This design comes from an exercise in tuning for small area, a short achievable clock period and few clock cycles per item on the open sky130 flow, not from production work. In this exercise RTL edits were held to simulation tests only and were not proved equivalent to the original. Not every run is shown, and edits may drop behaviour that the tests do not exercise. No activity file was given, so power comes from the tool's default toggle rates.

## flow/design.v in outline (module list and top-level ports)
// module mult: 2477 lines
// module mult_fa: 4 lines
// module mult_benc: 4 lines
// module mult_ha: 4 lines
module mult (
    input clock, reset, start,
    input DATA rs1, rs2,
    input MULT_FUNC func,
    output DATA result,
    output done
);
  // ...
==> flow/flow/run.sh <==
#!/bin/bash
# The standard layout (standard.sh: ORFS synthesis through finish), except
# that the port buffers buffer_ports inserts are plain buf_2 cells rather than the
# delay cells it picks by default. Make's full output goes to flow_make.log.
set -euo pipefail
bash standard.sh BUFFER_PORTS_ARGS="-buffer_cell sky130_fd_sc_hd__buf_2" finish > flow_make.log 2>&1
==> flow/standard.sh <==
#!/bin/bash
# synth_recipe.tcl (not shown) runs the flow's synth.tcl, then flattens the netlist and writes it again
# the make line also repeats each setting of config.mk as NAME=value (left out here)
make -C /OpenROAD-flow-scripts/flow DESIGN_CONFIG=/design/flow/config.mk WORK_HOME=/design/flow/orfs CLKGATE_MAP_FILE= SYNTH_SCRIPT=/design/flow/synth_recipe.tcl "${@:-finish}"
==> flow/config.mk <==
export PLATFORM = sky130hd
export DESIGN_NAME = mult
export DESIGN_NICKNAME = mult
export VERILOG_FILES = /design/flow/design.v
export SDC_FILE = /design/flow/constraint.sdc
export NUM_CORES = 4
export LEC_CHECK = 0
export ABC_AREA = 1
export CAP_MARGIN = 20
export CORE_MARGIN = 2
export CORE_UTILIZATION = 60
export PLACE_DENSITY = 0.7
export SETUP_SLACK_MARGIN = 4.0
export SLEW_MARGIN = 20
export SYNTH_HIERARCHICAL = 1
export TNS_END_PERCENT = 0
==> flow/constraint.sdc <==
create_clock -name core_clock -period 9.0 [get_ports {clock}]
set_input_delay 1.8000 -clock core_clock [delete_from_list [all_inputs] [get_ports {clock}]]
set_output_delay 1.8000 -clock core_clock [all_outputs]
set_load 0.01 [all_outputs]
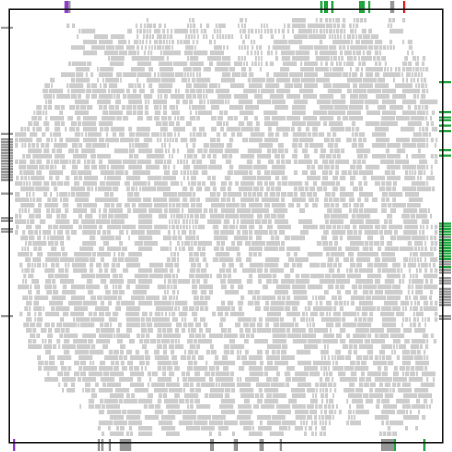
*I/O pins on the die edge, run 1*
(2 px per µm) Pins as bars across the die edge, other pins in gray.
[func] purple | pins: 3 | direction: input | edge: 2 top, 1 bottom
[result] green | pins: 32 | direction: output | edge: 22 right, 8 top, 2 bottom
[done] red | pins: 1 | direction: output | edge: top
all pins by edge: 39 right, 26 bottom, 24 left, 14 top
die extent in x: 216 µm
count of input and output buffers: 101

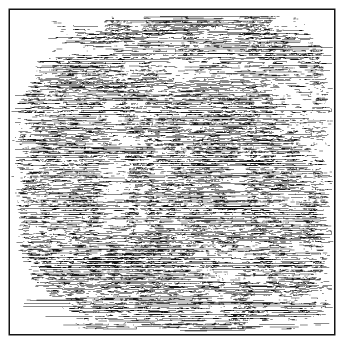
*The metal 1 layer, run 1*
(1.5 px per µm)
share of all routed wire: 35%
main direction: horizontal
nets with wire on the layer: 3314
wire length on this layer: 34.4 mm
longest straight run: 76.4 µm
vias after detailed routing: 23900
total routed wirelength: 97100 µm
met1 Resource Use GR: 0.505

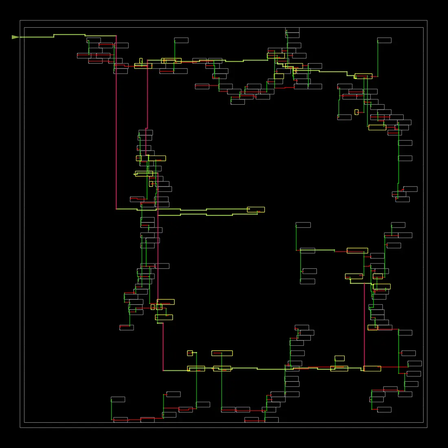
*The clock network, run 1*
sequential cells: 148
CTS Sinks: 148
number of CTS-inserted buffers: 17

==> impl_results.html, run 1 <==
<table>
<tr><th>Metric</th><th>Value</th></tr>
<tr><th colspan="2">Layout</th></tr>
<tr><td>Layout fillers</td><td>3494</td></tr>
<tr><td>Leading cell types in the layout, fill and taps excluded</td><td>525 x sky130_fd_sc_hd__o22ai_1, 514 x sky130_fd_sc_hd__xnor2_1, 473 x sky130_fd_sc_hd__fa_1, 252 x sky130_fd_sc_hd__nand2_1, 218 x sky130_fd_sc_hd__inv_1</td></tr>
<tr><td>FF/Latch Area</td><td>0.00297 mm²</td></tr>
<tr><td>Commonest non-fill, non-tap cell in the layout</td><td>sky130_fd_sc_hd__o22ai_1</td></tr>
<tr><td>Multi-In Gates</td><td>2316</td></tr>
<tr><td>Area of the multi-input gates</td><td>0.0228 mm²</td></tr>
<tr><td>Fraction of area in clock buffers and inverters</td><td>0.0199</td></tr>
<tr><td>Area-dominant class</td><td>multi-input combinational cells</td></tr>
<tr><td>Non-clk invs</td><td>223</td></tr>
<tr><td>Multi-input gate share of the layout cell area</td><td>0.771</td></tr>
<tr><td>Share of layout cells above drive strength 1</td><td>0.128</td></tr>
<tr><td>Total number of nets in the final design</td><td>3557</td></tr>
<tr><td>Design Area, Final</td><td>0.0296 mm²</td></tr>
<tr><td>Share of the core filled with cells in the final layout</td><td>0.669</td></tr>
<tr><td>Non-clock buffer area fraction after layout</td><td>0.0559</td></tr>
<tr><td>Synth-to-Final Area Change</td><td>10.0%</td></tr>
<tr><td>Total of plain and repair buffers excluding clock buffers</td><td>189</td></tr>
<tr><td>Number of inserted diodes</td><td>0</td></tr>
<tr><td>Non-filler cells in the finished layout</td><td>3500</td></tr>
<tr><td>Clock buffer instance count of the final layout</td><td>24</td></tr>
<tr><td>Seq area share</td><td>0.100</td></tr>
<tr><th colspan="2">Critical path</th></tr>
<tr><td>CP Cell Sequence</td><td>fa_2 &gt; ha_4 &gt; nand2_4 &gt; nor2_4 &gt; buf_6 &gt; a21oi_4 &gt; nand3_4 &gt; buf_4 &gt; nand2_2 &gt; nand3_1 &gt; o21ai_2 &gt; buf_2</td></tr>
<tr><td>Crit path arrival time</td><td>3.40 ns</td></tr>
<tr><td>CP Launch Type</td><td>register</td></tr>
<tr><td>CP Buf/Inv Count</td><td>3</td></tr>
<tr><td>Critical path fanouts, max</td><td>6</td></tr>
<tr><td>WP depth</td><td>12</td></tr>
<tr><td>Maximum cell stage delay along the critical path</td><td>0.68 ns</td></tr>
<tr><td>Kind of end point of the critical path</td><td>output pin</td></tr>
<tr><td>Required time worst endpoint</td><td>7.20 ns</td></tr>
<tr><td>Gate family responsible for the most delay along the worst path</td><td>adder cells</td></tr>
<tr><td>Cell at the slowest stage of the critical path</td><td>sky130_fd_sc_hd__fa_2</td></tr>
<tr><td>Worst Path Class, Setup</td><td>register to output pin</td></tr>
<tr><th colspan="2">Yosys</th></tr>
<tr><td>Number of storage elements in the synthesis netlist</td><td>148</td></tr>
<tr><td>Xor/xnor cell area share of the yosys netlist</td><td>0.178</td></tr>
<tr><td>Number of synthesis warnings</td><td>7</td></tr>
<tr><td>Arithmetic-cell share of the synthesized area counting full adders, half adders and majority gates</td><td>0.407</td></tr>
<tr><td>Compound-Gate Fraction of Synth Area</td><td>0.151</td></tr>
<tr><td>Post-Synth Simple-Gate Area</td><td>0.0787</td></tr>
<tr><td>Sequential area share after synthesis</td><td>0.110</td></tr>
<tr><td>Number of synthesized flops with an enable pin</td><td>0</td></tr>
<tr><td>Synthesized area divided by synthesized cell count</td><td>9.13 µm²</td></tr>
<tr><td>Yosys cell types</td><td>41</td></tr>
<tr><td>Number of standard cells after synthesis</td><td>2951</td></tr>
<tr><td>FFs w/ async S/R, synth</td><td>0</td></tr>
<tr><td>Main combinational cell family by area after synthesis</td><td>adder cells</td></tr>
<tr><td>Share of synthesized area spent on multiplexers</td><td>0</td></tr>
<tr><td>Post-synthesis instance area</td><td>0.0270 mm²</td></tr>
<tr><td>Flip-flop cell with the highest count after synthesis</td><td>sky130_fd_sc_hd__dfxtp_1</td></tr>
<tr><th colspan="2">Global route</th></tr>
<tr><td>Maximum number of pins on one net before global-route repair</td><td>41</td></tr>
<tr><td>First-pass GRT wire length</td><td>145000 µm</td></tr>
<tr><td>Via count of the first global-routing pass</td><td>25200</td></tr>
<tr><td>Residual overflow from global routing</td><td>0</td></tr>
<tr><td>Initial antenna violation count</td><td>0</td></tr>
<tr><td>GRT Overall Usage</td><td>0.417</td></tr>
<tr><th colspan="2">STA</th></tr>
<tr><td>Pin slew with the least headroom to its limit</td><td>0.944 ns</td></tr>
<tr><td>FMAX</td><td>192 MHz</td></tr>
<tr><td>Headroom to the max-slew limit</td><td>0.371</td></tr>
<tr><td>RSZ-0062 raised after global routing</td><td>true</td></tr>
<tr><td>Setup violators final</td><td>0</td></tr>
<tr><td>Final Hold Violating Endpoints</td><td>0</td></tr>
<tr><td>Sum of negative setup slack</td><td>0 ns</td></tr>
<tr><td>Worst slack on hold paths</td><td>1.48 ns</td></tr>
<tr><td>Post-layout worst setup margin</td><td>3.80 ns</td></tr>
<tr><td>Count of final max-slew check failures</td><td>0</td></tr>
<tr><td>Period Utilization, post-route</td><td>0.578</td></tr>
<tr><td>Post-layout minimum cycle time</td><td>5.20 ns</td></tr>
<tr><th colspan="2">Outcome</th></tr>
<tr><td>Outcome</td><td>complete, no violations</td></tr>
<tr><th colspan="2">Routing</th></tr>
<tr><td>Wirelength per Cell</td><td>27.7 µm</td></tr>
<tr><td>Router iterations before antenna repair</td><td>7</td></tr>
<tr><td>Initial DRC count</td><td>3009</td></tr>
<tr><td>Drc violations</td><td>0</td></tr>
<tr><td>Detailed route wirelength on metal2</td><td>42300 µm</td></tr>
<tr><td>Met1 routed wirelength after detailed routing</td><td>34400 µm</td></tr>
<tr><td>Number of vias per cell</td><td>6.83</td></tr>
<tr><td>Number of nets with antenna violations after routing</td><td>0</td></tr>
<tr><td>Highest metal layer with signal wires</td><td>met4</td></tr>
<tr><td>Met3 routed wirelength</td><td>12800 µm</td></tr>
<tr><th colspan="2">CTS</th></tr>
<tr><td>Clock tree from TritonCTS</td><td>done</td></tr>
<tr><td>Number of levels the H-tree was split into</td><td>4</td></tr>
<tr><td>Cell chosen for the clock root</td><td>sky130_fd_sc_hd__clkbuf_16</td></tr>
<tr><td>Clock buffer depth</td><td>2</td></tr>
<tr><td>Clock edge transition at the registers on the reported setup and hold paths</td><td>0.06 ns</td></tr>
<tr><th colspan="2">Power</th></tr>
<tr><td>Switching power total</td><td>7.20 mW</td></tr>
<tr><td>Gate power share</td><td>0.848</td></tr>
<tr><td>Pwr dens</td><td>450 mW/mm²</td></tr>
<tr><td>Leakage power</td><td>12.0 nW</td></tr>
<tr><td>Sequential share of power</td><td>0.098</td></tr>
<tr><td>Max IR drop VDD</td><td>0.497 mV</td></tr>
<tr><td>Total design power</td><td>13.3 mW</td></tr>
<tr><td>Sw Ratio</td><td>0.539</td></tr>
<tr><td>Internal power</td><td>6.15 mW</td></tr>
<tr><td>Clock share of power</td><td>0.054</td></tr>
<tr><th colspan="2">Floorplanning</th></tr>
<tr><td>Placeable core area</td><td>0.0443 mm²</td></tr>
<tr><td>IO Count</td><td>103</td></tr>
<tr><td>Num rows</td><td>77</td></tr>
<tr><td>Die outline area</td><td>0.0466 mm²</td></tr>
<tr><td>N_taps</td><td>592</td></tr>
<tr><td>Starting density of the core</td><td>0.608</td></tr>
<tr><th colspan="2">Min path</th></tr>
<tr><td>Class of the worst hold path</td><td>input port to register</td></tr>
<tr><td>Worst Hold Depth</td><td>2</td></tr>
<tr><th colspan="2">Placed design</th></tr>
<tr><td>Placed Instances</td><td>3424</td></tr>
<tr><td>Placed Area</td><td>0.0275 mm²</td></tr>
<tr><td>Routability Congestion</td><td>0.948</td></tr>
<tr><td>DPL Wire Length</td><td>66400 µm</td></tr>
<tr><td>Worst setup slack after placement</td><td>2.68 ns</td></tr>
<tr><th colspan="2">Run</th></tr>
<tr><td>Maximum capacitance violations</td><td>0</td></tr>
</table>
Testbench counts for the RTL of run 1, summed over its fixed seeds: cycles 24,000, ops 24,000.
==> run 1: cell usage after synthesis, types with 2 or more instances <==
library cell | instances | share of area
sky130_fd_sc_hd__ha_1 | 116 | 0.054
sky130_fd_sc_hd__a21o_1 | 18 | 0.0050
sky130_fd_sc_hd__nand2_2 | 10 | 0.0023
sky130_fd_sc_hd__clkbuf_1 | 169 | 0.024
sky130_fd_sc_hd__nand2_1 | 291 | 0.041
sky130_fd_sc_hd__fa_1 | 476 | 0.35
sky130_fd_sc_hd__buf_1 | 8 | 0.0011
sky130_fd_sc_hd__buf_2 | 90 | 0.017
sky130_fd_sc_hd__xor2_1 | 18 | 0.0058
sky130_fd_sc_hd__nand3b_1 | 10 | 0.0028
sky130_fd_sc_hd__dfxtp_1 | 148 | 0.11
sky130_fd_sc_hd__o21ai_0 | 19 | 0.0035
sky130_fd_sc_hd__nand3_1 | 69 | 0.013
sky130_fd_sc_hd__a31oi_1 | 2 | 0.00046
sky130_fd_sc_hd__nor2_4 | 4 | 0.0017
sky130_fd_sc_hd__nor2_1 | 96 | 0.013
sky130_fd_sc_hd__nand4_1 | 9 | 0.0021
sky130_fd_sc_hd__a21oi_2 | 6 | 0.0019
sky130_fd_sc_hd__inv_1 | 221 | 0.031
sky130_fd_sc_hd__nor3_1 | 9 | 0.0017
sky130_fd_sc_hd__o21ai_1 | 16 | 0.0030
sky130_fd_sc_hd__xnor2_1 | 530 | 0.17
sky130_fd_sc_hd__a21oi_1 | 71 | 0.013
sky130_fd_sc_hd__inv_2 | 2 | 0.00028
sky130_fd_sc_hd__o22ai_1 | 527 | 0.12
==> run 1: power groups by stage <==
stage	Combinational (mW)	Clock [mW]	Sequential, mW
after floorplan	6.42	0	1.28
after global placement	9.20	0	1.31
after detailed placement	9.50	0	1.32
after CTS	10.6	0.737	1.31
after global routing	12.3	0.760	1.34
final	11.3	0.723	1.31
==> run 1: timing repair <==
action                     CTS  global route
hold buffers                 0             0
gates cloned                 6             3
buffers inserted            29             6
setup endpoints to repair  148            77
pin swaps                   38            26
gates resized for setup    188            62
==> run 1: metal layers <==
layer  track usage  up-vias
met1         0.505    11500
met4         0.284        0
met3         0.134      587
met5             0        -
li1              -     9830
met2         0.636     1941
### M2 wires, run 1

(1.5 px per µm)
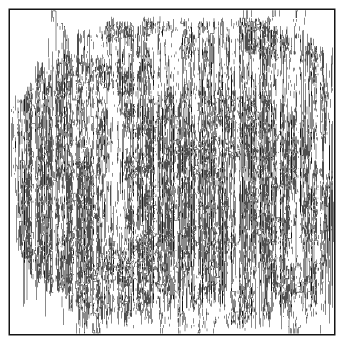

==> run 2, diff against run 1 <==
--- a/flow/config.mk
+++ b/flow/config.mk
@@ -9,6 +9,7 @@
 export CAP_MARGIN = 20
 export CORE_MARGIN = 2
 export CORE_UTILIZATION = 60
+export CTS_BUF_LIST = sky130_fd_sc_hd__clkbuf_8
 export PLACE_DENSITY = 0.7
 export SETUP_SLACK_MARGIN = 4.0
 export SLEW_MARGIN = 20
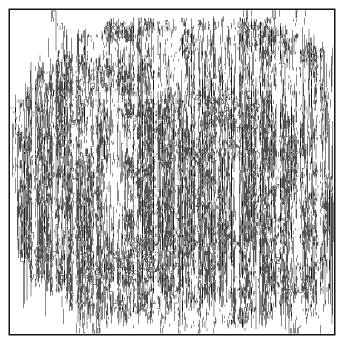
*M2 wires, run 2*
(1.5 px per µm)
nets with wire on the layer: 3115
wire length on this layer: 42.2 mm
main direction: vertical
total routed wirelength: 95700 µm
vias after detailed routing: 23700

==> run 2 against run 1 <==
  * Still clean
  * Sequential share of layout area grew 0.088 points
  * Cell count is the same
  * Power grew 1.0%
  * Hold slack lost 0.069 ns
  * Die area is the same
  * First-iteration DRC count shrank 11%
  * Critical path depth grew 1
  * Combinational power is essentially flat
  * Critical path type unchanged
  * Largest cell class unchanged
  * Highest routed layer is now met5
==> impl_results.html, run 2 <==
<table>
<tr><th>Metric</th><th>Value</th></tr>
<tr><th colspan="2">Floorplanning</th></tr>
<tr><td>Height of the die</td><td>216 µm</td></tr>
<tr><td>Starting density of the core</td><td>0.608</td></tr>
<tr><td>Num rows</td><td>77</td></tr>
<tr><td>Die outline area</td><td>0.0466 mm²</td></tr>
<tr><td>IO Count</td><td>103</td></tr>
<tr><td>Die extent in x</td><td>216 µm</td></tr>
<tr><td>Placeable core area</td><td>0.0443 mm²</td></tr>
<tr><th colspan="2">Yosys</th></tr>
<tr><td>Yosys cell types</td><td>41</td></tr>
<tr><td>Largest cells by area after synthesis</td><td>sky130_fd_sc_hd__fa_1 35%, sky130_fd_sc_hd__xnor2_1 17%, sky130_fd_sc_hd__o22ai_1 12%, sky130_fd_sc_hd__dfxtp_1 11%, sky130_fd_sc_hd__ha_1 5.4%</td></tr>
<tr><td>Flip-flop cell with the highest count after synthesis</td><td>sky130_fd_sc_hd__dfxtp_1</td></tr>
<tr><td>Most repeated cell in the gate-level netlist after synthesis</td><td>sky130_fd_sc_hd__xnor2_1</td></tr>
<tr><td>Number of storage elements in the synthesis netlist</td><td>148</td></tr>
<tr><td>Cell accounting for the most synthesized area</td><td>sky130_fd_sc_hd__fa_1</td></tr>
<tr><td>FFs w/ async S/R, synth</td><td>0</td></tr>
<tr><td>Number of standard cells after synthesis</td><td>2951</td></tr>
<tr><td>Sequential area share after synthesis</td><td>0.110</td></tr>
<tr><td>Number of synthesis warnings</td><td>7</td></tr>
<tr><td>Most used standard cells in the synthesized netlist</td><td>530 x sky130_fd_sc_hd__xnor2_1, 527 x sky130_fd_sc_hd__o22ai_1, 476 x sky130_fd_sc_hd__fa_1, 291 x sky130_fd_sc_hd__nand2_1, 221 x sky130_fd_sc_hd__inv_1</td></tr>
<tr><td>Post-synthesis instance area</td><td>0.0270 mm²</td></tr>
<tr><td>Synthesized area divided by synthesized cell count</td><td>9.13 µm²</td></tr>
<tr><td>Top-area cell type share of the netlist area</td><td>0.354</td></tr>
<tr><td>Number of synthesized flops with an enable pin</td><td>0</td></tr>
<tr><th colspan="2">STA</th></tr>
<tr><td>Period Utilization, post-route</td><td>0.577</td></tr>
<tr><td>Setup violators final</td><td>0</td></tr>
<tr><td>Pin slew with the least headroom to its limit</td><td>0.909 ns</td></tr>
<tr><td>Final Hold Violating Endpoints</td><td>0</td></tr>
<tr><td>Headroom to the max-slew limit</td><td>0.394</td></tr>
<tr><td>Sum of negative setup slack</td><td>0 ns</td></tr>
<tr><td>RSZ-0062 raised after global routing</td><td>true</td></tr>
<tr><td>Post-layout worst setup margin</td><td>3.81 ns</td></tr>
<tr><td>Count of final max-slew check failures</td><td>0</td></tr>
<tr><td>Post-layout minimum cycle time</td><td>5.19 ns</td></tr>
<tr><td>FMAX</td><td>193 MHz</td></tr>
<tr><th colspan="2">Global route</th></tr>
<tr><td>Via count of the first global-routing pass</td><td>24900</td></tr>
<tr><td>Maximum number of pins on one net before global-route repair</td><td>41</td></tr>
<tr><td>First-pass GRT wire length</td><td>143000 µm</td></tr>
<tr><td>Initial antenna violation count</td><td>1</td></tr>
<tr><td>Residual overflow from global routing</td><td>0</td></tr>
<tr><th colspan="2">Power</th></tr>
<tr><td>Switching power total</td><td>7.29 mW</td></tr>
<tr><td>Sequential share of power</td><td>0.097</td></tr>
<tr><td>Leakage power</td><td>11.9 nW</td></tr>
<tr><td>Internal power</td><td>6.19 mW</td></tr>
<tr><td>Gate power share</td><td>0.863</td></tr>
<tr><td>Max IR drop VDD</td><td>0.433 mV</td></tr>
<tr><td>Pwr dens</td><td>458 mW/mm²</td></tr>
<tr><td>Sw Ratio</td><td>0.541</td></tr>
<tr><td>Clock share of power</td><td>0.040</td></tr>
<tr><th colspan="2">Critical path</th></tr>
<tr><td>Maximum cell stage delay along the critical path</td><td>0.66 ns</td></tr>
<tr><td>Worst Path Class, Setup</td><td>register to output pin</td></tr>
<tr><td>WP depth</td><td>13</td></tr>
<tr><td>Required time worst endpoint</td><td>7.20 ns</td></tr>
<tr><td>CP Launch Type</td><td>register</td></tr>
<tr><td>Gate family responsible for the most delay along the worst path</td><td>adder cells</td></tr>
<tr><td>Kind of end point of the critical path</td><td>output pin</td></tr>
<tr><td>Critical path fanouts, max</td><td>6</td></tr>
<tr><td>Crit path arrival time</td><td>3.39 ns</td></tr>
<tr><td>CP dominant cell by count</td><td>sky130_fd_sc_hd__fa_2</td></tr>
<tr><td>Cell at the slowest stage of the critical path</td><td>sky130_fd_sc_hd__fa_2</td></tr>
<tr><td>CP Cell Sequence</td><td>fa_2 &gt; ha_4 &gt; nand2_4 &gt; nor2_4 &gt; buf_4 &gt; buf_6 &gt; a21oi_4 &gt; nand3_4 &gt; buf_12 &gt; inv_6 &gt; fa_2 &gt; o21ai_1 &gt; buf_2</td></tr>
<tr><td>CP Buf/Inv Count</td><td>5</td></tr>
<tr><th colspan="2">Layout</th></tr>
<tr><td>FF/Latch Area</td><td>0.00297 mm²</td></tr>
<tr><td>Leading cell types in the layout, fill and taps excluded</td><td>525 x sky130_fd_sc_hd__o22ai_1, 514 x sky130_fd_sc_hd__xnor2_1, 473 x sky130_fd_sc_hd__fa_1, 255 x sky130_fd_sc_hd__nand2_1, 221 x sky130_fd_sc_hd__inv_1</td></tr>
<tr><td>Synth-to-Final Area Change</td><td>9.18%</td></tr>
<tr><td>Total number of nets in the final design</td><td>3557</td></tr>
<tr><td>Layout fillers</td><td>3526</td></tr>
<tr><td>Share of layout cells above drive strength 1</td><td>0.132</td></tr>
<tr><td>Area of the multi-input gates</td><td>0.0230 mm²</td></tr>
<tr><td>Number of inserted diodes</td><td>0</td></tr>
<tr><td>Commonest non-fill, non-tap cell in the layout</td><td>sky130_fd_sc_hd__o22ai_1</td></tr>
<tr><th colspan="2">Min path</th></tr>
<tr><td>Class of the worst hold path</td><td>input port to register</td></tr>
<tr><td>Worst Hold Depth</td><td>2</td></tr>
<tr><th colspan="2">Run</th></tr>
<tr><td>Maximum capacitance violations</td><td>0</td></tr>
<tr><th colspan="2">Outcome</th></tr>
<tr><td>Outcome</td><td>complete, no violations</td></tr>
<tr><th colspan="2">CTS</th></tr>
<tr><td>Number of CTS-inserted buffers</td><td>17</td></tr>
<tr><td>Number of levels the H-tree was split into</td><td>4</td></tr>
<tr><td>CTS Sinks</td><td>148</td></tr>
<tr><td>Cell chosen for the clock root</td><td>sky130_fd_sc_hd__clkbuf_8</td></tr>
<tr><td>Clock buffer depth</td><td>2</td></tr>
<tr><td>Clock tree from TritonCTS</td><td>done</td></tr>
<tr><td>Clock edge transition at the registers on the reported setup and hold paths</td><td>0.08 ns</td></tr>
<tr><th colspan="2">Placed design</th></tr>
<tr><td>Worst setup slack after placement</td><td>2.68 ns</td></tr>
<tr><td>Routability Congestion</td><td>0.948</td></tr>
<tr><td>DPL Wire Length</td><td>66400 µm</td></tr>
<tr><td>Count of input and output buffers</td><td>101</td></tr>
<tr><th colspan="2">Routing</th></tr>
<tr><td>Number of vias per cell</td><td>6.77</td></tr>
<tr><td>Drc violations</td><td>0</td></tr>
<tr><td>Number of nets with antenna violations after routing</td><td>0</td></tr>
<tr><td>Router iterations before antenna repair</td><td>8</td></tr>
<tr><td>Initial DRC count</td><td>2684</td></tr>
</table>
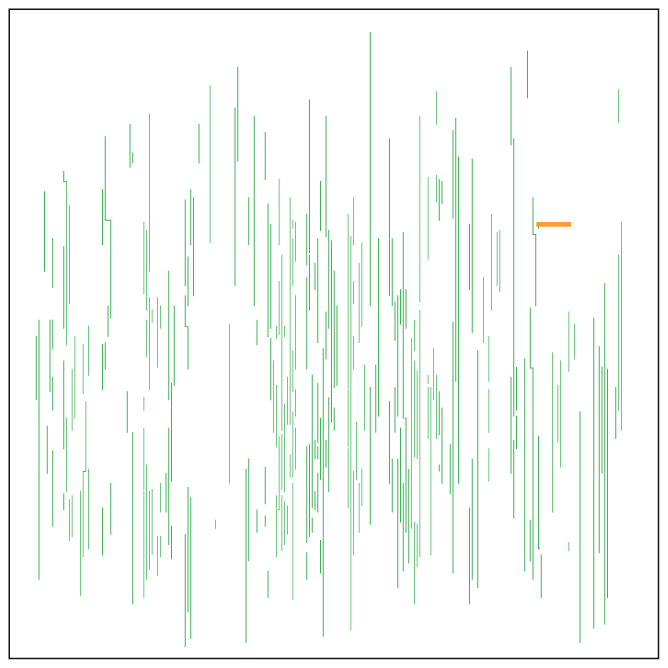
*Signal wires by layer, run 2*
(3 px per µm) Only two layers are drawn.
[met5] orange | wire length: 10.1 µm
[met4] green | wire length: 7000 µm
GRT Overall Usage: 0.411
Wirelength per Cell: 27.3 µm

-- run 2: timing repair --
| action | in CTS | in global routing |
|---|---|---|
| pin swaps | 35 | 30 |
| gates resized for setup | 145 | 107 |
| hold buffers | 0 | 0 |
| cloned | 4 | 1 |
| setup endpoints to repair | 145 | 97 |
| setup buffers | 24 | 15 |
-- run 2: power by group through the flow --
stage,clock network [mW],registers [mW],logic [mW]
2_1_floorplan,0,1.28,6.42
3_3_place_gp,0,1.31,9.20
3_5_place_dp,0,1.32,9.50
4_1_cts,0.551,1.30,10.6
5_1_grt,0.572,1.34,12.7
6_report,0.537,1.31,11.6
-- run 2: area by class of cell --
| cell class | count | share of cell area |
|---|---|---|
| Multi-Input combinational cell | 2316 | 0.781 |
| Clock inverter | 11 | 0.00374 |
| Inverter | 223 | 0.0286 |
| Clock buffer | 21 | 0.00982 |
| Tap cell | 592 | 0.0252 |
| Timing Repair Buffer | 189 | 0.0509 |
| Sequential cell | 148 | 0.101 |
-- run 2: through the flow --
step / total power, mW / std cells / util / cell area, µm² / hold WS, ns
after floorplan: 7.70 / 2953 / - / 27200 / 1.87
after global placement: 10.5 / 3424 / 0.621 / 27500 / 1.96
after detailed placement: 10.8 / 3424 / 0.621 / 27500 / 1.96
after CTS: 12.4 / 3484 / 0.650 / 28800 / 1.37
after global routing: 14.6 / 3500 / 0.664 / 29400 / 1.39
final: 13.5 / 3500 / 0.664 / 29400 / 1.41
-- run 2: kinds of logic (layout without fill, tap and decap cells) --
group                    Yosys count  in the layout  share of synthesized area
AO/OA/AOI/OAI                    666            666                      0.151
adder cells (fa/ha/maj)          592            592                      0.407
XOR/XNOR                         548            548                      0.178
AND/OR/NAND/NOR                  502            507                     0.0787
buffers and inverters            494            444                     0.0742
flip-flops                       148            148                      0.110
other                              1              3                   0.000139
-- run 2: metal layers --
| layer | global-route usage | vias up | part of all wire |
|---|---|---|---|
| met5 | 0 | - | 0.00010 |
| met1 | 0.496 | 11500 | 0.35 |
| met2 | 0.630 | 1840 | 0.44 |
| met4 | 0.274 | 2 | 0.073 |
| met3 | 0.135 | 555 | 0.13 |
| li1 | - | 9803 | - |
### The metal 1 layer, run 2

(1.5 px per µm)
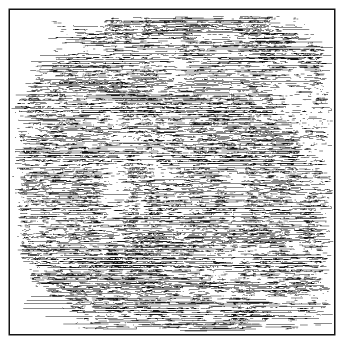

==> run 3, diff against run 2 <==
--- a/flow/config.mk
+++ b/flow/config.mk
@@ -8,9 +8,8 @@
 export ABC_AREA = 1
 export CAP_MARGIN = 20
 export CORE_MARGIN = 2
-export CORE_UTILIZATION = 60
-export CTS_BUF_LIST = sky130_fd_sc_hd__clkbuf_8
-export PLACE_DENSITY = 0.7
+export CORE_UTILIZATION = 50
+export PLACE_DENSITY = 0.6
 export SETUP_SLACK_MARGIN = 4.0
 export SLEW_MARGIN = 20
 export SYNTH_HIERARCHICAL = 1
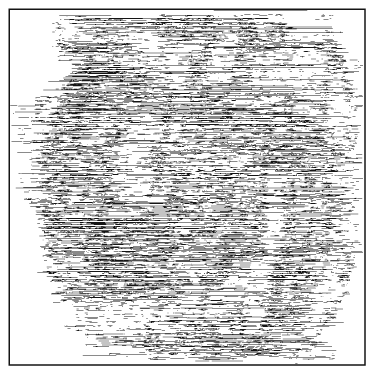
*The metal 1 layer, run 3*
(1.5 px per µm)
nets with wire on the layer: 3314
wire length on this layer: 35.8 mm
share of all routed wire: 38%
longest straight run: 97.3 µm
met1 Resource Use GR: 0.420
vias after detailed routing: 23400
total routed wirelength: 94500 µm

==> run 3 against run 2 <==
  * Cell count grew 3.1%
  * Non-clock buffer count increased by 11
  * Die area is 20% higher
  * Hold slack better by 0.046 ns
  * Cell area rose by 1.8%
  * Largest power group unchanged
==> impl_results.html, run 3 <==
<table>
<tr><th>Metric</th><th>Value</th></tr>
<tr><th colspan="2">Global route</th></tr>
<tr><td>Initial antenna violation count</td><td>0</td></tr>
<tr><td>Via count of the first global-routing pass</td><td>24400</td></tr>
<tr><td>GRT Overall Usage</td><td>0.336</td></tr>
<tr><td>First-pass GRT wire length</td><td>141000 µm</td></tr>
<tr><td>Maximum number of pins on one net before global-route repair</td><td>42</td></tr>
<tr><td>Residual overflow from global routing</td><td>0</td></tr>
<tr><th colspan="2">CTS</th></tr>
<tr><td>Cell chosen for the clock root</td><td>sky130_fd_sc_hd__clkbuf_16</td></tr>
<tr><td>Count of hold-fix buffers inserted at cts</td><td>0</td></tr>
<tr><td>Clock buffer depth</td><td>2</td></tr>
<tr><td>Clock edge transition at the registers on the reported setup and hold paths</td><td>0.06 ns</td></tr>
<tr><td>Number of CTS-inserted buffers</td><td>17</td></tr>
<tr><td>Clock tree from TritonCTS</td><td>done</td></tr>
<tr><td>CTS Sinks</td><td>148</td></tr>
<tr><td>Number of levels the H-tree was split into</td><td>4</td></tr>
<tr><th colspan="2">Floorplanning</th></tr>
<tr><td>IO Count</td><td>103</td></tr>
<tr><td>Placeable core area</td><td>0.0536 mm²</td></tr>
<tr><td>Starting density of the core</td><td>0.503</td></tr>
<tr><td>Die outline area</td><td>0.0558 mm²</td></tr>
<tr><td>Num rows</td><td>85</td></tr>
<tr><td>Height of the die</td><td>236 µm</td></tr>
<tr><td>Die extent in x</td><td>236 µm</td></tr>
<tr><th colspan="2">Critical path</th></tr>
<tr><td>CP Cell Sequence</td><td>buf_8 &gt; buf_12 &gt; xnor2_2 &gt; buf_4 &gt; o22ai_1 &gt; fa_1 &gt; fa_1 &gt; fa_1 &gt; fa_1 &gt; fa_1</td></tr>
<tr><td>WP depth</td><td>10</td></tr>
<tr><td>Worst Path Class, Setup</td><td>input port to register</td></tr>
<tr><td>CP Buf/Inv Count</td><td>3</td></tr>
<tr><td>Maximum cell stage delay along the critical path</td><td>0.58 ns</td></tr>
<tr><td>Critical path fanouts, max</td><td>34</td></tr>
<tr><td>Crit path arrival time</td><td>5.47 ns</td></tr>
<tr><td>Kind of end point of the critical path</td><td>register</td></tr>
<tr><td>Gate family responsible for the most delay along the worst path</td><td>adder cells</td></tr>
<tr><td>CP Launch Type</td><td>input port</td></tr>
<tr><td>Cell at the slowest stage of the critical path</td><td>sky130_fd_sc_hd__fa_1</td></tr>
<tr><td>Required time worst endpoint</td><td>9.37 ns</td></tr>
<tr><td>CP dominant cell by count</td><td>sky130_fd_sc_hd__fa_1</td></tr>
<tr><th colspan="2">Layout</th></tr>
<tr><td>Total number of nets in the final design</td><td>3566</td></tr>
<tr><td>Layout fillers</td><td>4774</td></tr>
<tr><td>Leading cell types in the layout, fill and taps excluded</td><td>525 x sky130_fd_sc_hd__o22ai_1, 514 x sky130_fd_sc_hd__xnor2_1, 472 x sky130_fd_sc_hd__fa_1, 248 x sky130_fd_sc_hd__nand2_1, 219 x sky130_fd_sc_hd__inv_1</td></tr>
<tr><td>Share of layout cells above drive strength 1</td><td>0.135</td></tr>
<tr><td>Synth-to-Final Area Change</td><td>11.2%</td></tr>
<tr><td>Share of the core filled with cells in the final layout</td><td>0.559</td></tr>
<tr><td>Commonest non-fill, non-tap cell in the layout</td><td>sky130_fd_sc_hd__o22ai_1</td></tr>
<tr><td>Number of inserted diodes</td><td>0</td></tr>
<tr><th colspan="2">STA</th></tr>
<tr><td>Post-layout minimum cycle time</td><td>5.10 ns</td></tr>
<tr><td>Headroom to the max-slew limit</td><td>0.361</td></tr>
<tr><td>Setup violators final</td><td>0</td></tr>
<tr><td>Sum of negative setup slack</td><td>0 ns</td></tr>
<tr><td>Count of final max-slew check failures</td><td>0</td></tr>
<tr><td>FMAX</td><td>196 MHz</td></tr>
<tr><td>RSZ-0062 raised after global routing</td><td>true</td></tr>
<tr><td>Period Utilization, post-route</td><td>0.567</td></tr>
<tr><td>Final Hold Violating Endpoints</td><td>0</td></tr>
<tr><td>Pin slew with the least headroom to its limit</td><td>0.958 ns</td></tr>
<tr><th colspan="2">Routing</th></tr>
<tr><td>Number of nets with antenna violations after routing</td><td>0</td></tr>
<tr><td>Drc violations</td><td>0</td></tr>
<tr><td>Wirelength per Cell</td><td>26.2 µm</td></tr>
<tr><td>Router iterations before antenna repair</td><td>6</td></tr>
<tr><td>Initial DRC count</td><td>2454</td></tr>
<tr><td>Number of vias per cell</td><td>6.47</td></tr>
<tr><th colspan="2">Yosys</th></tr>
<tr><td>Most used standard cells in the synthesized netlist</td><td>530 x sky130_fd_sc_hd__xnor2_1, 527 x sky130_fd_sc_hd__o22ai_1, 476 x sky130_fd_sc_hd__fa_1, 291 x sky130_fd_sc_hd__nand2_1, 221 x sky130_fd_sc_hd__inv_1</td></tr>
<tr><td>Number of standard cells after synthesis</td><td>2951</td></tr>
<tr><td>Largest cells by area after synthesis</td><td>sky130_fd_sc_hd__fa_1 35%, sky130_fd_sc_hd__xnor2_1 17%, sky130_fd_sc_hd__o22ai_1 12%, sky130_fd_sc_hd__dfxtp_1 11%, sky130_fd_sc_hd__ha_1 5.4%</td></tr>
<tr><td>FFs w/ async S/R, synth</td><td>0</td></tr>
<tr><td>Most repeated cell in the gate-level netlist after synthesis</td><td>sky130_fd_sc_hd__xnor2_1</td></tr>
<tr><td>Number of storage elements in the synthesis netlist</td><td>148</td></tr>
<tr><td>Top-area cell type share of the netlist area</td><td>0.354</td></tr>
<tr><td>Sequential area share after synthesis</td><td>0.110</td></tr>
<tr><td>Synthesized area divided by synthesized cell count</td><td>9.13 µm²</td></tr>
<tr><td>Cell accounting for the most synthesized area</td><td>sky130_fd_sc_hd__fa_1</td></tr>
<tr><td>Flip-flop cell with the highest count after synthesis</td><td>sky130_fd_sc_hd__dfxtp_1</td></tr>
<tr><td>Post-synthesis instance area</td><td>0.0270 mm²</td></tr>
<tr><td>Number of synthesis warnings</td><td>7</td></tr>
<tr><td>Yosys cell types</td><td>41</td></tr>
<tr><td>Number of synthesized flops with an enable pin</td><td>0</td></tr>
<tr><th colspan="2">Min path</th></tr>
<tr><td>Worst Hold Depth</td><td>2</td></tr>
<tr><td>Class of the worst hold path</td><td>input port to register</td></tr>
<tr><th colspan="2">Placed design</th></tr>
<tr><td>Routability Congestion</td><td>0.917</td></tr>
<tr><td>Count of input and output buffers</td><td>101</td></tr>
<tr><td>DPL Wire Length</td><td>67400 µm</td></tr>
<tr><th colspan="2">Run</th></tr>
<tr><td>Maximum capacitance violations</td><td>0</td></tr>
<tr><th colspan="2">Power</th></tr>
<tr><td>Leakage power</td><td>12.1 nW</td></tr>
<tr><td>Pwr dens</td><td>431 mW/mm²</td></tr>
<tr><td>Max IR drop VDD</td><td>0.296 mV</td></tr>
<tr><th colspan="2">Outcome</th></tr>
<tr><td>Outcome</td><td>complete, no violations</td></tr>
</table>
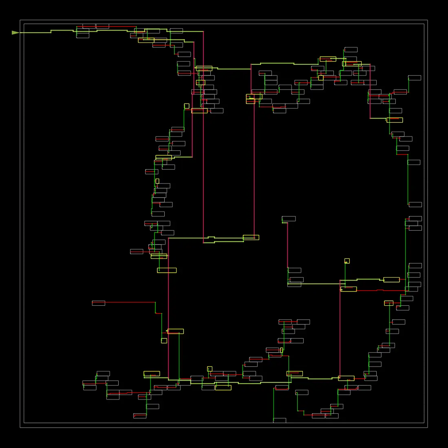
*The clock network, run 3*
clock buffer instance count of the final layout: 21
power consumed by the clock network: 0.696 mW

[run 3: cell counts after synthesis]
No cell type changed its count.
[run 3: layout make-up]
cell class	count	area, µm²	share of cell area
multi-input combinational	2314	22900	0.764
sequential	148	2970	0.0991
timing repair buffer	200	1850	0.0616
tap	696	871	0.0291
inverter	223	842	0.0281
clock buffer	21	470	0.0157
clock inverter	8	78.8	0.00263
[run 3: per-stage QoR]
| stage | power [mW] | setup WS (ns) | hold slack, ns | instances | cell area (µm²) |
|---|---|---|---|---|---|
| after global placement | 10.4 | 2.48 | 1.96 | 3532 | 27700 |
| after floorplan | 7.70 | 3.96 | 1.87 | 2953 | 27200 |
| after detailed placement | 10.6 | 2.45 | 1.97 | 3532 | 27700 |
| after global routing | 14.1 | 3.85 | 1.45 | 3610 | 30000 |
| final | 12.9 | 3.90 | 1.45 | 3610 | 30000 |
| after CTS | 12.3 | 3.91 | 1.42 | 3591 | 29300 |
[run 3: timing repair]
action                                  in CTS  in global routing
gates resized for setup                    176                 94
endpoints found under the setup margin     150                 76
cloned                                       4                  7
pin swaps                                   30                 34
setup buffers                               26                 12
[run 3: report_power, final]
part / internal, mW / switching, mW
Clock: 0.395 / 0.301
Combinational: 4.53 / 6.38
Sequential: 1.15 / 0.158
Total: 6.07 / 6.84
[run 3: cell families (layout without fill, tap and decap cells)]
| group | after synthesis | count (layout) | share of synthesized area |
|---|---|---|---|
| other cells | 1 | 3 | 0.000139 |
| flops | 148 | 148 | 0.110 |
| buf+inv | 494 | 452 | 0.0742 |
| xor+xnor | 548 | 548 | 0.178 |
| simple gates | 502 | 505 | 0.0787 |
| fa+ha+maj | 592 | 592 | 0.407 |
| compound gates | 666 | 666 | 0.151 |
[run 3: routing by layer]
metal | part of all wire | track usage | vias up
li1 | - | - | 9870
met1 | 0.38 | 0.420 | 11600
met2 | 0.46 | 0.541 | 1516
met3 | 0.10 | 0.0783 | 374
met4 | 0.058 | 0.184 | 0
met5 | 0 | 0 | -
### Signal wires by layer, run 3

(2 px per µm) Only two layers are drawn.
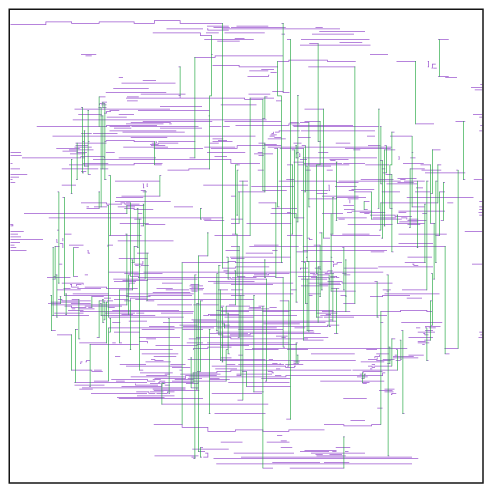

==> run 4, diff against run 3 <==
==> flow/flow/run.sh (replaced) <==
#!/bin/bash
# The standard layout (standard.sh: ORFS synthesis through finish), except
# that the port buffers buffer_ports inserts are plain buf_2 cells rather than the
# delay cells it picks by default, and that the timing repair after global routing
# aims at a slightly smaller setup margin than the repair after clock tree synthesis
# (config.mk's SETUP_SLACK_MARGIN), so that it spends less area.
# Make's full output goes to flow_make_cts.log and flow_make_finish.log.
set -euo pipefail
PORTS='BUFFER_PORTS_ARGS=-buffer_cell sky130_fd_sc_hd__buf_2'
bash standard.sh "$PORTS" cts > flow_make_cts.log 2>&1
bash standard.sh "$PORTS" SETUP_SLACK_MARGIN=3.8 finish > flow_make_finish.log 2>&1
--- a/flow/config.mk
+++ b/flow/config.mk
@@ -8,8 +8,8 @@
 export ABC_AREA = 1
 export CAP_MARGIN = 20
 export CORE_MARGIN = 2
-export CORE_UTILIZATION = 50
-export PLACE_DENSITY = 0.6
+export CORE_UTILIZATION = 60
+export PLACE_DENSITY = 0.7
 export SETUP_SLACK_MARGIN = 4.0
 export SLEW_MARGIN = 20
 export SYNTH_HIERARCHICAL = 1
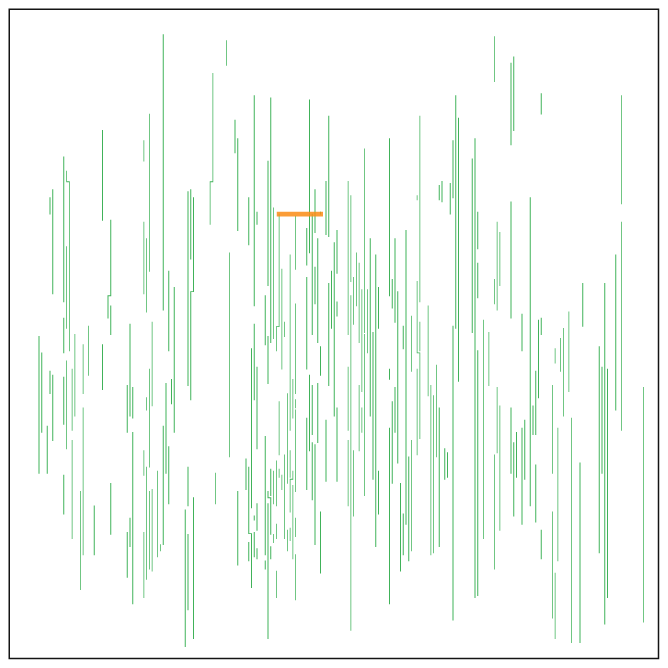
*Signal wires by layer, run 4*
(3 px per µm) Only two layers are drawn.
Wirelength per Cell: 27.4 µm
vias after detailed routing: 23700

==> run 4 against run 3 <==
  * Die area down 16%
  * Fmax down 2.2%
  * Sequential power about the same
  * Clock power up 4.0%
  * Cell area down 2.2%
  * Core utilization up 10 points
  * Combinational power about the same
  * Sequential cell count unchanged
  * Critical endpoint is now q0_18
  * Largest cell class unchanged
  * Largest power group unchanged
==> impl_results.html, run 4 <==
<table>
<tr><th>Metric</th><th>Value</th></tr>
<tr><th colspan="2">Outcome</th></tr>
<tr><td>Outcome</td><td>complete, no violations</td></tr>
<tr><th colspan="2">Global route</th></tr>
<tr><td>Maximum number of pins on one net before global-route repair</td><td>41</td></tr>
<tr><td>Residual overflow from global routing</td><td>0</td></tr>
<tr><td>Initial antenna violation count</td><td>1</td></tr>
<tr><td>First-pass GRT wire length</td><td>145000 µm</td></tr>
<tr><td>GRT Overall Usage</td><td>0.417</td></tr>
<tr><th colspan="2">Power</th></tr>
<tr><td>Pwr dens</td><td>446 mW/mm²</td></tr>
<tr><td>Sequential share of power</td><td>0.100</td></tr>
<tr><td>Clock share of power</td><td>0.055</td></tr>
<tr><td>Max IR drop VDD</td><td>0.430 mV</td></tr>
<tr><td>Switching power total</td><td>7.08 mW</td></tr>
<tr><td>Leakage power</td><td>11.9 nW</td></tr>
<tr><td>Internal power</td><td>5.99 mW</td></tr>
<tr><td>Sw Ratio</td><td>0.542</td></tr>
<tr><th colspan="2">Floorplanning</th></tr>
<tr><td>Die outline area</td><td>0.0466 mm²</td></tr>
<tr><td>Num rows</td><td>77</td></tr>
<tr><td>Height of the die</td><td>216 µm</td></tr>
<tr><td>Placeable core area</td><td>0.0443 mm²</td></tr>
<tr><td>Die extent in x</td><td>216 µm</td></tr>
<tr><td>IO Count</td><td>103</td></tr>
<tr><th colspan="2">STA</th></tr>
<tr><td>Period Utilization, post-route</td><td>0.580</td></tr>
<tr><td>Pin slew with the least headroom to its limit</td><td>0.931 ns</td></tr>
<tr><td>FMAX</td><td>192 MHz</td></tr>
<tr><td>Setup violators final</td><td>0</td></tr>
<tr><td>RSZ-0062 raised after global routing</td><td>true</td></tr>
<tr><td>Final Hold Violating Endpoints</td><td>0</td></tr>
<tr><td>Headroom to the max-slew limit</td><td>0.380</td></tr>
<tr><td>Count of final max-slew check failures</td><td>0</td></tr>
<tr><td>Post-layout minimum cycle time</td><td>5.22 ns</td></tr>
<tr><th colspan="2">Yosys</th></tr>
<tr><td>Most repeated cell in the gate-level netlist after synthesis</td><td>sky130_fd_sc_hd__xnor2_1</td></tr>
<tr><td>Flip-flop cell with the highest count after synthesis</td><td>sky130_fd_sc_hd__dfxtp_1</td></tr>
<tr><td>Cell accounting for the most synthesized area</td><td>sky130_fd_sc_hd__fa_1</td></tr>
<tr><td>Number of synthesized flops with an enable pin</td><td>0</td></tr>
<tr><td>Xor/xnor cell area share of the yosys netlist</td><td>0.178</td></tr>
<tr><td>Post-Synth Simple-Gate Area</td><td>0.0787</td></tr>
<tr><td>Synthesized area divided by synthesized cell count</td><td>9.13 µm²</td></tr>
<tr><td>Compound-Gate Fraction of Synth Area</td><td>0.151</td></tr>
<tr><td>Largest cells by area after synthesis</td><td>sky130_fd_sc_hd__fa_1 35%, sky130_fd_sc_hd__xnor2_1 17%, sky130_fd_sc_hd__o22ai_1 12%, sky130_fd_sc_hd__dfxtp_1 11%, sky130_fd_sc_hd__ha_1 5.4%</td></tr>
<tr><td>Sequential area share after synthesis</td><td>0.110</td></tr>
<tr><td>Share of synthesized area spent on multiplexers</td><td>0</td></tr>
<tr><td>Number of standard cells after synthesis</td><td>2951</td></tr>
<tr><td>Post-synthesis instance area</td><td>0.0270 mm²</td></tr>
<tr><td>Yosys cell types</td><td>41</td></tr>
<tr><td>Top-area cell type share of the netlist area</td><td>0.354</td></tr>
<tr><td>Main combinational cell family by area after synthesis</td><td>adder cells</td></tr>
<tr><td>Number of synthesis warnings</td><td>7</td></tr>
<tr><td>Most used standard cells in the synthesized netlist</td><td>530 x sky130_fd_sc_hd__xnor2_1, 527 x sky130_fd_sc_hd__o22ai_1, 476 x sky130_fd_sc_hd__fa_1, 291 x sky130_fd_sc_hd__nand2_1, 221 x sky130_fd_sc_hd__inv_1</td></tr>
<tr><td>Arithmetic-cell share of the synthesized area counting full adders, half adders and majority gates</td><td>0.407</td></tr>
<tr><th colspan="2">Routing</th></tr>
<tr><td>Number of vias per cell</td><td>6.78</td></tr>
<tr><td>Initial DRC count</td><td>2767</td></tr>
<tr><td>Number of nets with antenna violations after routing</td><td>0</td></tr>
<tr><td>Router iterations before antenna repair</td><td>9</td></tr>
<tr><th colspan="2">CTS</th></tr>
<tr><td>CTS Sinks</td><td>148</td></tr>
<tr><td>Cell chosen for the clock root</td><td>sky130_fd_sc_hd__clkbuf_16</td></tr>
<tr><td>Clock edge transition at the registers on the reported setup and hold paths</td><td>0.06 ns</td></tr>
<tr><td>Clock tree from TritonCTS</td><td>done</td></tr>
<tr><td>Number of levels the H-tree was split into</td><td>4</td></tr>
<tr><td>Count of hold-fix buffers inserted at cts</td><td>0</td></tr>
<tr><td>Number of CTS-inserted buffers</td><td>17</td></tr>
<tr><th colspan="2">Layout</th></tr>
<tr><td>Share of the core filled with cells in the final layout</td><td>0.661</td></tr>
<tr><td>Share of layout cells above drive strength 1</td><td>0.117</td></tr>
<tr><td>Leading cell types in the layout, fill and taps excluded</td><td>527 x sky130_fd_sc_hd__o22ai_1, 514 x sky130_fd_sc_hd__xnor2_1, 473 x sky130_fd_sc_hd__fa_1, 267 x sky130_fd_sc_hd__nand2_1, 218 x sky130_fd_sc_hd__inv_1</td></tr>
<tr><td>Synth-to-Final Area Change</td><td>8.75%</td></tr>
<tr><td>Total number of nets in the final design</td><td>3549</td></tr>
<tr><th colspan="2">Placed design</th></tr>
<tr><td>DPL Wire Length</td><td>66400 µm</td></tr>
<tr><td>Count of input and output buffers</td><td>101</td></tr>
<tr><th colspan="2">Critical path</th></tr>
<tr><td>Required time worst endpoint</td><td>9.35 ns</td></tr>
<tr><td>Worst Path Class, Setup</td><td>input port to register</td></tr>
<tr><td>Cell at the slowest stage of the critical path</td><td>sky130_fd_sc_hd__fa_1</td></tr>
<tr><td>CP Launch Type</td><td>input port</td></tr>
<tr><td>Crit path arrival time</td><td>5.57 ns</td></tr>
<tr><td>Kind of end point of the critical path</td><td>register</td></tr>
<tr><td>CP Cell Sequence</td><td>buf_2 &gt; buf_8 &gt; nand2_1 &gt; nand2_1 &gt; nand2_4 &gt; o22ai_1 &gt; fa_1 &gt; fa_1 &gt; fa_1 &gt; fa_1 &gt; fa_1</td></tr>
<tr><td>CP dominant cell by count</td><td>sky130_fd_sc_hd__fa_1</td></tr>
<tr><th colspan="2">Min path</th></tr>
<tr><td>Class of the worst hold path</td><td>input port to register</td></tr>
<tr><td>Worst Hold Depth</td><td>2</td></tr>
<tr><th colspan="2">Run</th></tr>
<tr><td>Maximum capacitance violations</td><td>0</td></tr>
</table>
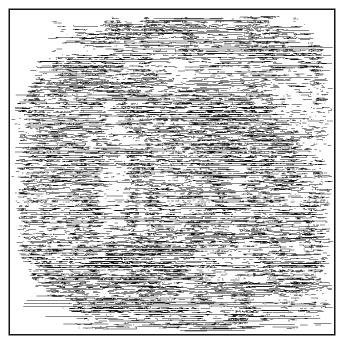
*The metal 1 layer, run 4*
(1.5 px per µm)
total routed wirelength: 95800 µm
met1 Resource Use GR: 0.505

-- run 4: cell counts after synthesis --
Identical to the previous run, type by type.
-- run 4: logic make-up after synthesis --
| family | count (synthesis) |
|---|---|
| flip-flops | 148 |
| adder cells (fa/ha/maj) | 592 |
| XOR/XNOR | 548 |
| buffers and inverters | 494 |
| AND/OR/NAND/NOR | 502 |
| other | 1 |
| AO/OA/AOI/OAI | 666 |
-- run 4: final cells by class --
type                       count  area, µm²
clock buffer                  24        492
clock inverter                 8       98.8
fill                        3549      15000
inverter                     223        840
multi-input combinational   2316      22700
sequential                   148       2970
tap                          592        741
timing repair buffer         181       1470
-- run 4: per-stage QoR --
step	cell area (µm²)	hold WS (ns)	std cells	total power, mW	worst slack [ns]
after floorplan	27200	1.87	2953	7.70	3.96
after global placement	27500	1.96	3424	10.5	2.72
after detailed placement	27500	1.96	3424	10.8	2.68
after CTS	29200	1.45	3491	12.6	3.90
after global routing	29300	1.47	3492	14.1	3.73
final	29300	1.48	3492	13.1	3.78
-- run 4: timing repair --
item                                   4_1_cts  5_1_grt
pin swaps                                   38        6
buffers inserted                            29        1
setup endpoints to repair                  148       41
endpoints found under the hold margin        0        0
resized for setup                          188       10
gates cloned                                 6        0
-- run 4: power groups by stage --
stage	clock network, mW	logic [mW]	registers [mW]
6_report	0.724	11.0	1.31
5_1_grt	0.760	12.0	1.34
2_1_floorplan	0	6.42	1.28
4_1_cts	0.737	10.6	1.31
3_5_place_dp	0	9.50	1.32
3_3_place_gp	0	9.20	1.31
-- run 4: worst max-delay path: cells and delay by family --
family          cells  cell delay (ns)
simple gates        3             0.79
fa+ha+maj           5             2.20
buf+inv             2             0.44
compound gates      1             0.30
-- run 4: layer usage --
metal	GRT usage	wire length, µm
met2	0.636	42100
met5	0	13
met3	0.134	12700
met1	0.505	33600
met4	0.284	7320

==> layout pictures side by side <==
I/O pins on the die edge.
(2 px per µm) Pins as bars across the die edge, other pins in gray.
panel A
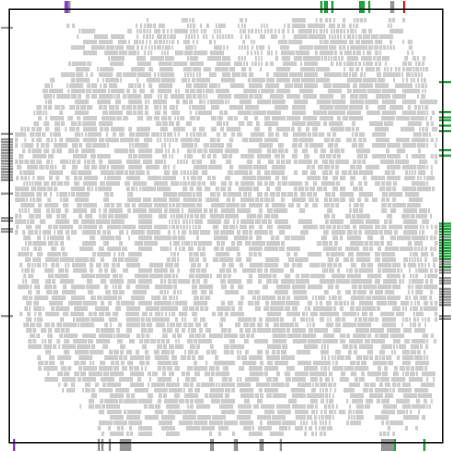
panel B
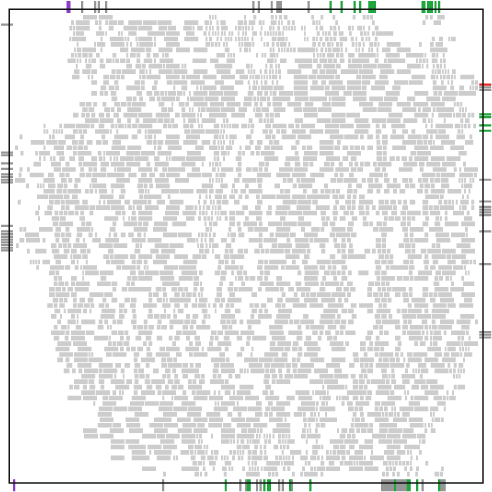
The one with the largest die is panel B.
For run 2, see panel A.
For run 3, see panel B.

Key to panel B:
[done] red | pins: 1 | direction: output | edge: right
[result] green | pins: 32 | direction: output | edge: 15 top, 13 bottom, 4 right
[func] purple | pins: 3 | direction: input | edge: 2 top, 1 bottom
all pins by edge: 39 bottom, 28 top, 18 left, 18 right

## port drivers added, routing unchanged
Ports are ideal in the flow. The routed layouts listed here were re-timed in OpenROAD. Step 1: set_driving_cell puts a clkbuf_16 on clock and a buf_2 on each other input, an assumption about the parent block. Step 2 moves the port delays by t, midway between the first and last clock arrival at a register: inputs arrive t later, outputs are due t later. That takes back most of the time a late clock gives input paths. a / b / c = no drivers / after step 1 / after step 2; a / b = the first two.
| run | shift t [ns] | slack for setup (ns) | hold slack, ns |
|---|---|---|---|
| run 1 | 0.526 | 3.799 / 3.738 / 3.365 | 1.477 / 1.438 / 1.963 |
| run 2 | 0.583 | 3.810 / 3.752 / 3.268 | 1.408 / 1.373 / 1.955 |
| run 3 | 0.558 | 3.897 / 3.841 / 3.358 | 1.454 / 1.408 / 1.967 |
| run 4 | 0.525 | 3.782 / 3.756 / 3.291 | 1.476 / 1.436 / 1.961 |
After both steps every run listed still meets setup and hold. The setup slack of run 2, which loses most, moves by -0.058 ns with the drivers and by -0.542 ns with both steps.
